From an optimization exercise on the open Yosys and OpenROAD flow, aimed at small area; shortcuts taken in it are not production practice.
Where RTL was checked, it was by simulation tests only, not by an equivalence proof against the original.
The series may have gaps, and a smaller design here may also do less where the tests do not look.
The RTL of run 4 was laid out without a check of its function.

### Wiring by layer, run 1

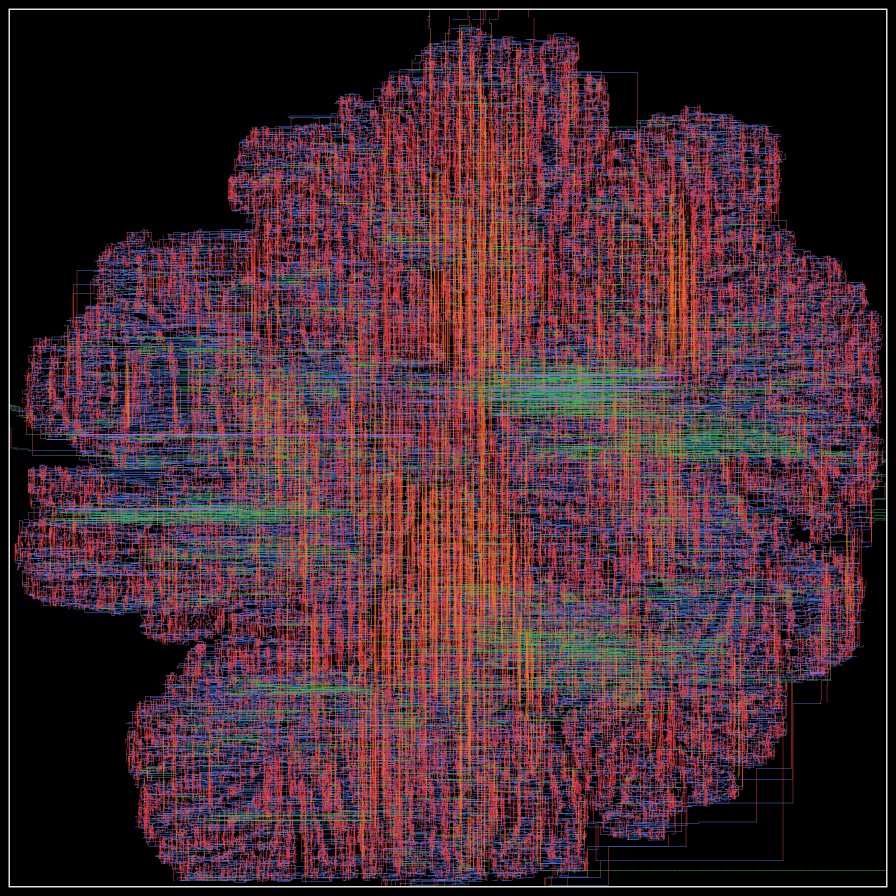
### Placement view, run 1

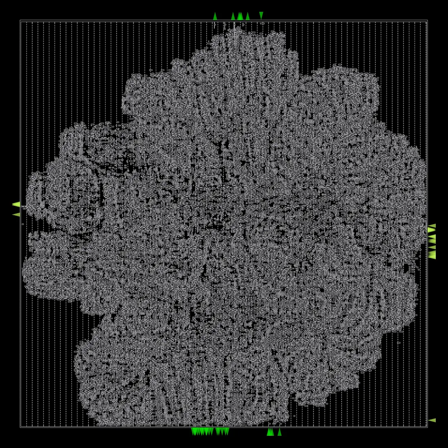
### Placement by cell class, run 1

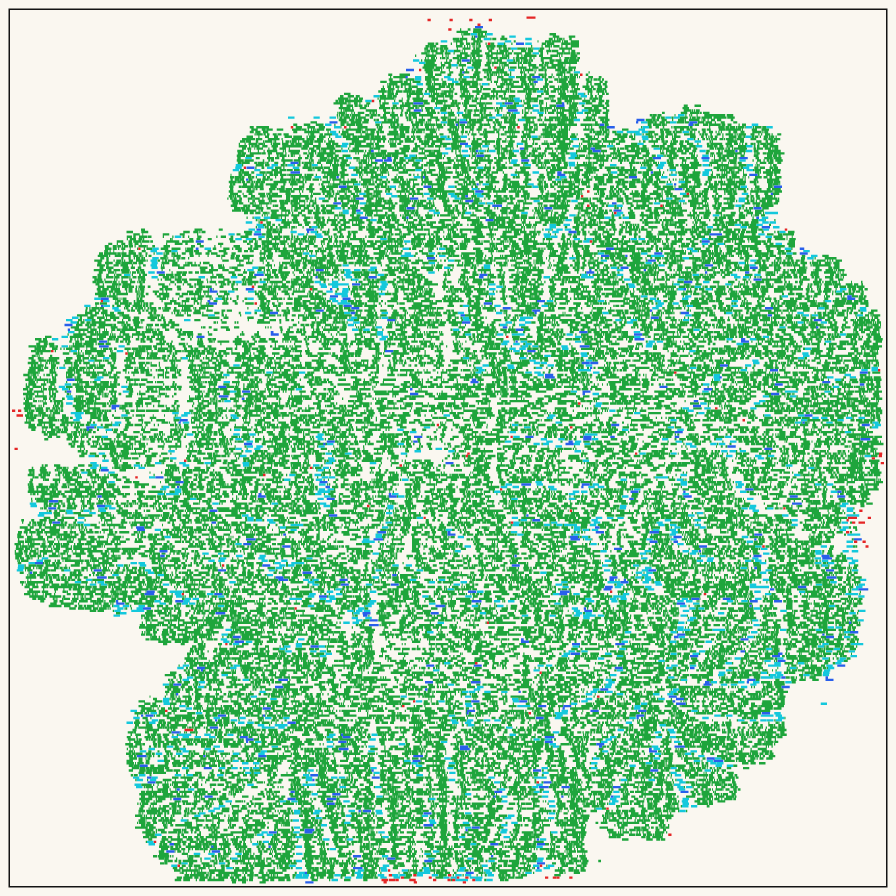
File: flow/design.v
module filter (
  input  wire               clk,        
  input  wire               reset,      
  input  wire signed [15:0] data_in,    
  output reg  signed [34:0] data_out    
);
  localparam INPUT_WIDTH  = 16;
  localparam COEFF_WIDTH  = 16;
  localparam OUTPUT_WIDTH = 35;
  localparam NUM_TAPS     = 101;
  localparam [NUM_TAPS*COEFF_WIDTH-1:0] COEFFS = {
    -16'sd7,
    -16'sd24,
    -16'sd61,
    -16'sd123,
    -16'sd214,
    -16'sd327,
    -16'sd446,
    -16'sd539,
    -16'sd568,
    -16'sd493,
    -16'sd287,
    16'sd58,
    16'sd512,
    16'sd1017,
    16'sd1485,
    16'sd1820,
    16'sd1943,
    16'sd1813,
    16'sd1445,
    16'sd916,
    16'sd343,
    -16'sd140,
    -16'sd419,
    -16'sd436,
    -16'sd210,
    16'sd170,
    16'sd567,
    16'sd837,
    16'sd878,
    16'sd664,
    16'sd258,
    -16'sd206,
    -16'sd567,
    -16'sd691,
    -16'sd522,
    -16'sd108,
    16'sd408,
    16'sd833,
    16'sd984,
    16'sd763,
    16'sd201,
    -16'sd537,
    -16'sd1186,
    -16'sd1461,
    -16'sd1143,
    -16'sd156,
    16'sd1387,
    16'sd3210,
    16'sd4925,
    16'sd6149,
    16'sd6590,
    16'sd6149,
    16'sd4925,
    16'sd3210,
    16'sd1387,
    -16'sd156,
    -16'sd1143,
    -16'sd1461,
    -16'sd1186,
    -16'sd537,
    16'sd201,
    16'sd763,
    16'sd984,
    16'sd833,
    16'sd408,
    -16'sd108,
    -16'sd522,
    -16'sd691,
    -16'sd567,
    -16'sd206,
    16'sd258,
    16'sd664,
    16'sd878,
    16'sd837,
    16'sd567,
    16'sd170,
    -16'sd210,
    -16'sd436,
    -16'sd419,
    -16'sd140,
    16'sd343,
    16'sd916,
    16'sd1445,
    16'sd1813,
    16'sd1943,
    16'sd1820,
    16'sd1485,
    16'sd1017,
    16'sd512,
    16'sd58,
    -16'sd287,
    -16'sd493,
    -16'sd568,
    -16'sd539,
    -16'sd446,
    -16'sd327,
    -16'sd214,
    -16'sd123,
    -16'sd61,
    -16'sd24,
    -16'sd7
  };
  reg signed [INPUT_WIDTH-1:0] x [0:NUM_TAPS-1];
  integer k;
  always @(posedge clk) begin
    if (reset) begin
      for (k = 0; k < NUM_TAPS; k = k + 1)
        x[k] <= 0;
    end else begin
      x[0] <= data_in;
      for (k = 1; k < NUM_TAPS; k = k + 1)
        x[k] <= x[k-1];
    end
  end
  wire signed [INPUT_WIDTH+COEFF_WIDTH-1:0] prod [0:NUM_TAPS-1];
  genvar g;
  generate
    for (g = 0; g < NUM_TAPS; g = g + 1) begin : taps
      assign prod[g] = x[g] * $signed(COEFFS[g*COEFF_WIDTH +: COEFF_WIDTH]);
    end
  endgenerate
  reg signed [OUTPUT_WIDTH-1:0] acc;
  integer t;
  always @(*) begin
    acc = 0;
    for (t = 0; t < NUM_TAPS; t = t + 1)
      acc = acc + prod[t];
  end
  always @(posedge clk) begin
    if (reset)
      data_out <= 0;
    else
      data_out <= acc;
  end
endmodule
File: flow/run.sh
#!/bin/bash
# synth_recipe.tcl (not shown) runs the flow's synth.tcl, then flattens the netlist and writes it again
# the make line also repeats each setting of config.mk as NAME=value (left out here)
make -C /OpenROAD-flow-scripts/flow DESIGN_CONFIG=/design/flow/config.mk WORK_HOME=/design/flow/orfs CLKGATE_MAP_FILE= SYNTH_SCRIPT=/design/flow/synth_recipe.tcl finish
File: flow/config.mk
export PLATFORM = sky130hd
export DESIGN_NAME = filter
export DESIGN_NICKNAME = filter
export VERILOG_FILES = /design/flow/design.v
export SDC_FILE = /design/flow/constraint.sdc
export NUM_CORES = 4
export LEC_CHECK = 0
export CAP_MARGIN = 20
export CORE_MARGIN = 2
export CORE_UTILIZATION = 40
export SLEW_MARGIN = 20
File: flow/constraint.sdc
create_clock -name core_clock -period 20.0 [get_ports {clk}]
set_input_delay 4.0000 -clock core_clock [delete_from_list [all_inputs] [get_ports {clk}]]
set_output_delay 4.0000 -clock core_clock [all_outputs]
set_load 0.01 [all_outputs]
==> flow_metrics.tcl, run 1 <==
set metrics [dict create \
    avgSynthCellArea_sq_um 9.69 \
    yosysUniqueCellTypes 94 \
    yosys_warnings 2 \
    cts_buffer_depth 5 \
    final_common_cell "inv_1" \
    critical_path_required_ps 20920 \
    finalSetupViolations 0 \
    grt_max_degree 112 \
    use_met3 0.0486 \
    grt_pass1_wl_microns 1820000 \
    nClkBuffers 376 \
    h-tree-depth 5 \
    first_pass_iters 6 \
    status "complete, no violations" \
    dr_wl_met2_microns 529000 \
    cts_sinks 1651 \
    portBuffers 52 \
    fin_nets 56362 \
    ys_seq_area_frac 0.0833 \
    timing.critical_path.to "data_out[34]$_SDFF_PP0_" \
    multi_input_area_share 0.747 \
    crit_arrival_ps 15800 \
    io_pins 53 \
    path_buf_inv 7 \
    num-multi-input-gates 26692 \
    grt-busiest-layer "met2" \
    path_depth 42 \
    crit_top_cell "fa_1" \
    taps 13212 \
    r2r_start "x[13][4]$_SDFF_PP0_" \
    synth_area_sq_um 397000 \
    slew-limit-headroom 0.206 \
    largestClassByArea "multi-input gates" \
    reg2reg_to "data_out[34]$_SDFF_PP0_" \
    synth_common_cells "inv_1 (12351), ha_1 (7802), fa_1 (7434)" \
    end_kind "flip-flop" \
    regArea_sq_um 33100 \
    synth-edff-count 0 \
    wl_met1_microns 530000 \
    min_path_type "reg2reg" \
    first_iter_violations 16697 \
    layout-drive-gt1-share 0.0183 \
    gp_congestion 1.02 \
    crit_path_start "x[13][4]$_SDFF_PP0_" \
    numCtsBuffers 282 \
    async_flop_share 0 \
    multiInputGateArea_sq_um 317000 \
    crit_type "reg2reg" \
    highest_layer "met5" \
    grt_util_met1 0.333 \
    reg2reg_depth 42 \
    grt_overflow 0 \
    fmax_ghz 0.0672 \
    cts_tree "yes" \
    clkTransAtPathRegs_ps 60 \
    initial_core_util 0.402 \
    design.seq.count 1651 \
    cts-resized-gates 0 \
    syn_nets 56199 \
]
## Picture notes: 'Wiring by layer'
[blue] metal 1 | wire length: 530 mm
[green] metal 3 | wire length: 81.2 mm
[purple] metal 5 | wire length: 1360 microns
[red] metal 2 | wire length: 529 mm
[orange] metal 4 | wire length: 54.9 mm
DR vias: 269581
DR WL/cell: 21.9 microns
final WL: 1200000 microns
GRT Total Usage: 0.243

## Picture notes: 'Placement view'
Seq area share: 0.0780
fillers: 95877

## Picture notes: 'Placement by cell class'
[cyan] sequential cells | cells: 1651
[blue] clock drivers and dummy loads | cells: 486
[green] combinational and other logic | cells: 39048
[red] remaining buffers and delay cells | cells: 125
Final Core Density: 0.429
Rows: 365
core area: 988000 sq um
Final Cell Area: 424000 sq um

run 1: registers in the layout, indices dropped and copies added, names as in the netlist:
| signal | flops |
|---|---|
| x | 1616 |
| data_out | 35 |
run 1: worst reg2reg max path, delay by kind of cell, from the launching register on:
kind	cells	cell delay [ps]
flip-flops	1	470
adder cells (fa/ha/maj)	18	9130
buffers and inverters	7	800
AO/OA/AOI/OAI	12	2940
AND/OR/NAND/NOR	4	1060
XOR/XNOR	1	370
run 1: per-stage QoR:
stage               setup slack [ps]  instances   util  instance area, sq um
floorplan                       6640      40945      -                397000
global placement                5140      54035  0.419                414000
detailed placement              5080      54035  0.419                414000
CTS                             4940      54521  0.429                424000
global route                    4500      54564  0.429                424000
finish                          5120      54602  0.429                424000
run 1: cells by family after synthesis:
family	share of synthesized area
flops	0.0833
xor+xnor	0.0503
mux	0.00295
simple gates	0.0615
fa+ha+maj	0.621
buf+inv	0.119
compound gates	0.0618
==> run 2: too many edits to list; what changed since run 1 <==
flow/design.v: 146 -> 9856 lines; modules unchanged: 0
  fa: new, 4 lines
  ha: new, 4 lines
  filter: edited, 146 -> 9848 lines
==> module fa as of run 2 <==
module fa (input wire a, input wire b, input wire c, output wire s, output wire co);
  assign s  = a ^ b ^ c;
  assign co = (a & b) | (a & c) | (b & c);
endmodule
==> module ha as of run 2 <==
module ha (input wire a, input wire b, output wire s, output wire co);
  assign s  = a ^ b;
  assign co = a & b;
endmodule
--- a/flow/config.mk
+++ b/flow/config.mk
@@ -6,6 +6,11 @@
 export NUM_CORES = 4
 export LEC_CHECK = 0
+export ABC_AREA = 1
 export CAP_MARGIN = 20
 export CORE_MARGIN = 2
-export CORE_UTILIZATION = 40
+export CORE_UTILIZATION = 50
+export CTS_BUF_LIST = sky130_fd_sc_hd__clkbuf_4 sky130_fd_sc_hd__clkbuf_8
+export CTS_CLUSTER_SIZE = 30
 export SLEW_MARGIN = 20
+export SYNTH_HIERARCHICAL = 1
+export SYNTH_MINIMUM_KEEP_SIZE = 0
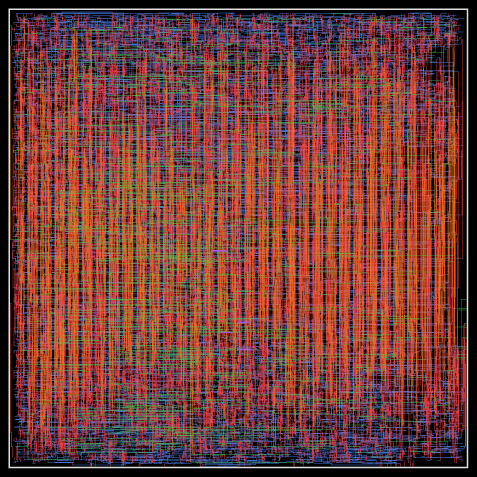
*Wiring by layer, run 2*
(1 px per micron)
[orange] metal 4 | wire length: 60.6 mm
[red] metal 2 | wire length: 214 mm
[green] metal 3 | wire length: 32.1 mm
[purple] metal 5 | wire length: 48.8 microns
[blue] metal 1 | wire length: 151 mm
DR WL/cell: 43.8 microns
GRT Total Usage: 0.454
DR vias: 58656

==> flow_metrics.tcl, run 2 <==
set metrics [dict create \
    status "complete, no violations" \
    r2r_start "x16[0]$_SDFF_PP1_" \
    first_iter_violations 5855 \
    grt-busiest-layer "met2" \
    cts_buffer_depth 4 \
    wl_met1_microns 151000 \
    syn_nets 10389 \
    timing.critical_path.to "r26_0$_SDFF_PP0_" \
    first_pass_iters 5 \
    fin_ws_ps 524 \
    portBuffers 52 \
    path_buf_inv 5 \
    path_depth 45 \
    min_path_type "reg2reg" \
    grt_util_met1 0.501 \
    crit_type "reg2reg" \
    cts_sinks 1662 \
    avgSynthCellArea_sq_um 13.9 \
    crit_path_start "x16[0]$_SDFF_PP1_" \
    finalSetupViolations 0 \
    slew-limit-headroom 0.244 \
    clkTransAtPathRegs_ps 70 \
    ys_seq_area_frac 0.325 \
    end_kind "flip-flop" \
    layout-drive-gt1-share 0.0753 \
    gp_congestion 1.09 \
    yosysUniqueCellTypes 24 \
    numCtsBuffers 300 \
    dr_wl_met2_microns 214000 \
    async_flop_share 0 \
    use_met3 0.102 \
    ys_top_cells_by_area "fa_1 (54%), dfxtp_1 (32%), nand2_1 (3.1%)" \
    io_pins 53 \
    grt_pass1_wl_microns 607000 \
    reg2reg_depth 45 \
    fmax_ghz 0.0513 \
    final_common_cell "fa_1" \
    h-tree-depth 5 \
    synth_area_sq_um 103000 \
    yosys_warnings 7 \
    crit_arrival_ps 20350 \
    place_ws_ps 635 \
    rows 166 \
    cts_tree "yes" \
    dp_cells 9948 \
    highest_layer "met5" \
    placed_area_sq_um 106000 \
    drt-total-wl_microns 457000 \
    reg2reg_to "r26_0$_SDFF_PP0_" \
    crit_top_cell "fa_1" \
    grt_overflow 0 \
]
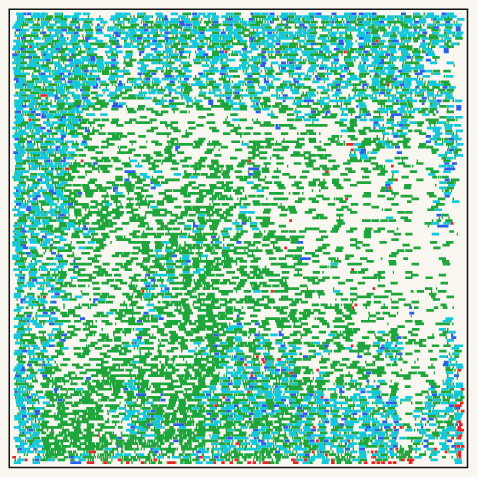
*Placement by cell class, run 2*
(1 px per micron)
[red] remaining buffers and delay cells | cells: 111
[green] combinational and other logic | cells: 5488
[cyan] sequential cells | cells: 1662
[blue] clock drivers and dummy loads | cells: 492
core area: 204000 sq um
Final Cell Area: 112000 sq um
Seq area share: 0.298
Final Core Density: 0.547

-- run 2: cells by family (layout without fill, tap and decap cells) --
group	Yosys count	count (layout)	share of synthesized area
compound gates	9	9	0.000537
xor+xnor	22	22	0.00188
fa+ha+maj	3002	3002	0.570
buf+inv	927	1311	0.0375
flops	1662	1662	0.325
other cells	0	8	0
simple gates	1747	1747	0.0651
-- run 2: area by class of cell --
| class | count | area [sq um] |
|---|---|---|
| Antenna cell | 8 | 20.0 |
| Clock inverter | 59 | 539 |
| Tap cell | 2688 | 3360 |
| Clock buffer | 433 | 5470 |
| Multi-Input combinational cell | 4780 | 65400 |
| Timing Repair Buffer | 111 | 993 |
| Fill cell | 16804 | 92500 |
| Sequential cell | 1662 | 33300 |
| Inverter | 708 | 2670 |
-- run 2: Yosys stat by module (local to each module, per instance) --
module	flip-flops and latches	cells
filter	1662	4455
fa	0	1
ha	0	1
--- run 3 (diff from run 2) ---
--- a/flow/config.mk
+++ b/flow/config.mk
@@ -9,7 +9,5 @@
 export CAP_MARGIN = 20
 export CORE_MARGIN = 2
-export CORE_UTILIZATION = 50
-export CTS_BUF_LIST = sky130_fd_sc_hd__clkbuf_4 sky130_fd_sc_hd__clkbuf_8
-export CTS_CLUSTER_SIZE = 30
+export CORE_UTILIZATION = 40
 export SLEW_MARGIN = 20
 export SYNTH_HIERARCHICAL = 1
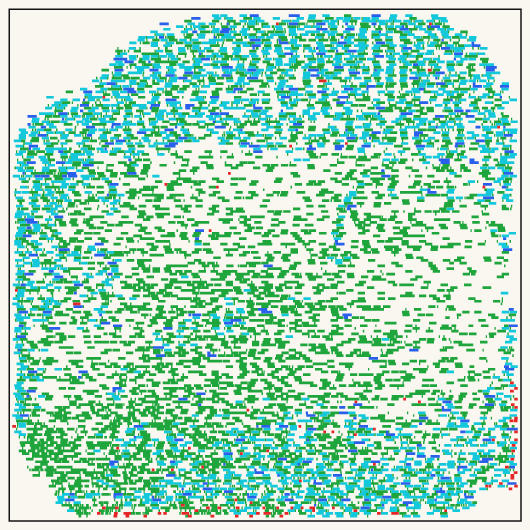
*Placement by cell class, run 3*
(1 px per micron)
[cyan] sequential cells | cells: 1662
[green] combinational and other logic | cells: 5488
[red] remaining buffers and delay cells | cells: 98
[blue] clock drivers and dummy loads | cells: 349
core area: 254000 sq um
Final Core Density: 0.445

==> flow_metrics.tcl, run 3 <==
set metrics [dict create \
    reg2reg_to "r26_0$_SDFF_PP0_" \
    track_usage 0.373 \
    grt_max_degree 194 \
    timing.critical_path.to "r26_0$_SDFF_PP0_" \
    numCtsBuffers 193 \
    grt_overflow 0 \
    syn_nets 10389 \
    wl_met1_microns 165000 \
    finalSetupViolations 0 \
    portBuffers 52 \
    fmax_ghz 0.0520 \
    final_common_cell "fa_1" \
    fin_nets 10463 \
    final_area_sq_um 113000 \
    clkTransAtPathRegs_ps 70 \
    synth_top_family_by_area "adder cells" \
    avgSynthCellArea_sq_um 13.9 \
    highest_layer "met5" \
    status "complete, no violations" \
    layout-drive-gt1-share 0.0521 \
    ys_top_cells_by_area "fa_1 (54%), dfxtp_1 (32%), nand2_1 (3.1%)" \
    grt-busiest-layer "met2" \
    crit_arrival_ps 19960 \
    crit_top_cell "fa_1" \
    crit_type "reg2reg" \
    reg2reg_depth 45 \
    first_pass_iters 5 \
    r2r_start "x16[0]$_SDFF_PP1_" \
    wl_per_cell_microns 42.7 \
    place_ws_ps 812 \
    drt-total-wl_microns 470000 \
    synth_simple_gate_area_frac 0.0651 \
    io_pins 53 \
    synth_common_cells "fa_1 (2785), dfxtp_1 (1662), nand2_1 (856)" \
    yosys_warnings 7 \
    slew-limit-headroom 0.204 \
    initial_core_util 0.403 \
    cts_buffer_depth 4 \
]
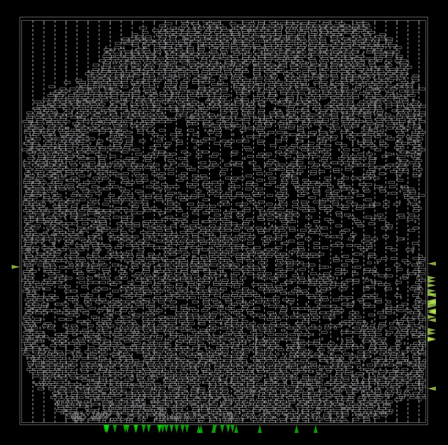
*Placement view, run 3*
Final Non-Filler Cells: 10987
sequential cell count: 1662
TAP cells: 3366

[run 3: cell types whose count changed in the layout (fill, tap and decap cells not counted), sizes merged]
| cell | previous run | this run |
|---|---|---|
| buf | 60 | 47 |
| clkinv | 35 | 37 |
| bufinv | 8 | 25 |
| clkinvlp | 13 | 12 |
| clkbuf | 433 | 259 |
| inv | 711 | 724 |
| diode | 8 | 24 |
[run 3: critical path, delay by kind of cell (launching register included)]
kind          cells  cell delay [ps]
fa+ha+maj        39            18340
buf+inv           5              380
flops             1              320
simple gates      1               40
[run 3: area by class of cell]
| type | count | area [sq um] |
|---|---|---|
| fill | 23002 | 141000 |
| multi-input combinational | 4780 | 65400 |
| sequential | 1662 | 33300 |
| clock buffer | 259 | 5420 |
| tap | 3366 | 4210 |
| inverter | 708 | 2670 |
| clock inverter | 90 | 1230 |
| timing repair buffer | 98 | 912 |
| antenna | 24 | 60.1 |
## Run 4: large edit since run 3, in outline
flow/design.v: 9856 -> 13481 lines; modules unchanged: 2
  filter: edited, 9848 -> 13473 lines
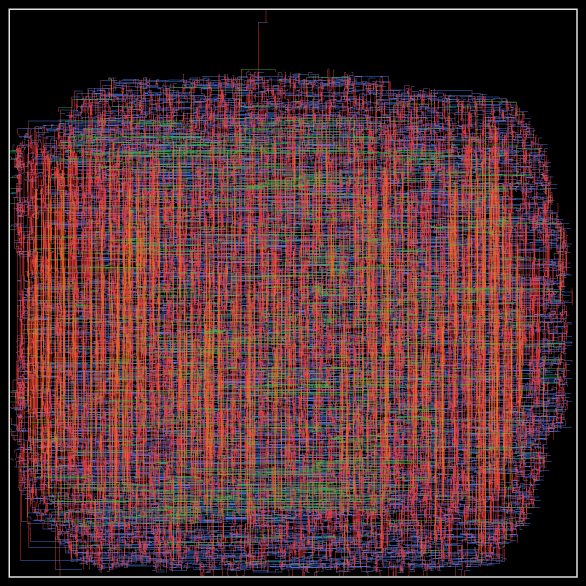
*Wiring by layer, run 4*
(1 px per micron)
[orange] metal 4 | wire length: 38.4 mm
[green] metal 3 | wire length: 38.9 mm
[red] metal 2 | wire length: 238 mm
[blue] metal 1 | wire length: 200 mm
final WL: 516000 microns
DR WL/cell: 41.0 microns
GRT Total Usage: 0.336

==> flow_metrics.tcl, run 4 <==
set metrics [dict create \
    slew-limit-headroom 0.276 \
    crit_type "reg2reg" \
    synth_compound_area_frac 0.000712 \
    cts_tree "yes" \
    finalSetupViolations 0 \
    wl_met1_microns 200000 \
    numCtsBuffers 196 \
    first_iter_violations 7410 \
    synth_mux_area_frac 0 \
    synthXorXnorAreaFrac 0.000623 \
    grt_max_degree 136 \
    status "complete, no violations" \
    critical_path_required_ps 20760 \
    reg2reg_to "r22_0$_SDFF_PP0_" \
    place_ws_ps 5170 \
    h-tree-depth 4 \
    synth_top_family_by_area "adder cells" \
    fin_ws_ps 5100 \
    portBuffers 52 \
    reg2reg_depth 30 \
    final_common_cell "fa_1" \
    cts_sinks 1658 \
    grt_overflow 0 \
    final_area_sq_um 138000 \
    ys_seq_area_frac 0.262 \
    cts_buffer_depth 4 \
    cts-resized-gates 0 \
    avgSynthCellArea_sq_um 15.5 \
    synth_area_sq_um 126000 \
    fin_nets 12498 \
]
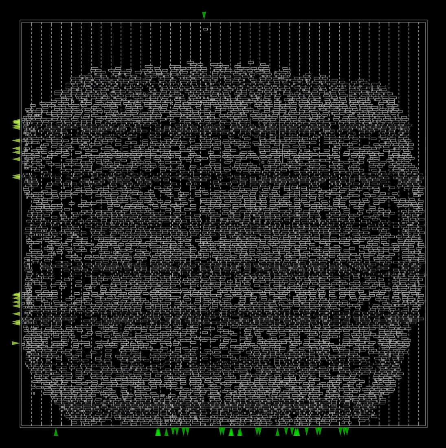
*Placement view, run 4*
Seq area share: 0.240
TAP cells: 4160
fillers: 27887
Final Non-Filler Cells: 12571
core area: 315000 sq um

==> run 4: changes by cell type after synthesis, sizes merged, moves of 2 or more <==
cell and delta:
a21o -2, a21oi +6, buf +6, clkbuf -6, dfxtp -4, fa +1369
ha -124, inv -449, nand2 +6, nand3 -4, nor3 +2, or2 -5
xnor2 -14
==> run 4: critical path, delay by kind of cell (launching register included) <==
kind | cells | cell delay [ps]
buffers and inverters | 1 | 80
AND/OR/NAND/NOR | 1 | 40
adder cells (fa/ha/maj) | 28 | 14260
flip-flops | 1 | 320
==> run 4: area by class of cell <==
| class | instances | area share |
|---|---|---|
| tap | 4160 | 0.0377 |
| sequential | 1658 | 0.240 |
| clock inverter | 73 | 0.00677 |
| clock buffer | 279 | 0.0415 |
| antenna | 24 | 0.000435 |
| inverter | 259 | 0.00709 |
| timing repair buffer | 100 | 0.00650 |
| multi-input combinational | 6018 | 0.660 |
==> run 4: per-module statistics from Yosys (local to each module, per instance) <==
module | cells | copies in the design
filter | 3949 | 1
ha | 1 | 54
fa | 1 | 4151

==> what the ideal ports hide <==
The flow's constraints put no driver on any port. The routed layouts listed below were extracted and timed again, unchanged, in two steps.
Step 1: set_driving_cell puts a clkbuf_16 on clk and a buf_2 on each other input, an assumption about the parent block.
Step 2 moves the port delays by t, midway between the first and last clock arrival at a register: inputs arrive t later, outputs are due t later. That takes back most of the time a late clock gives input paths.
Slacks: ideal / step 1 / step 2; pairs: ideal / step 1.
run | t, ns | setup slack, ns | hold slack, ns | worst setup path at the end | clock arrival spread, ns
run 1 | 1.170 | 5.122 / 5.122 / 5.122 | 0.478 / 0.478 / 0.478 | register to register | 0.117 / 0.116
run 2 | 1.181 | 0.524 / 0.524 / 0.524 | 0.341 / 0.341 / 0.341 | register to register | 0.151 / 0.152
run 3 | 0.978 | 0.756 / 0.756 / 0.756 | 0.349 / 0.349 / 0.349 | register to register | 0.086 / 0.085
run 4 | 1.012 | 5.101 / 5.101 / 5.101 | 0.345 / 0.345 / 0.345 | register to register | 0.112 / 0.112
After both steps setup and hold are still met in every run listed.
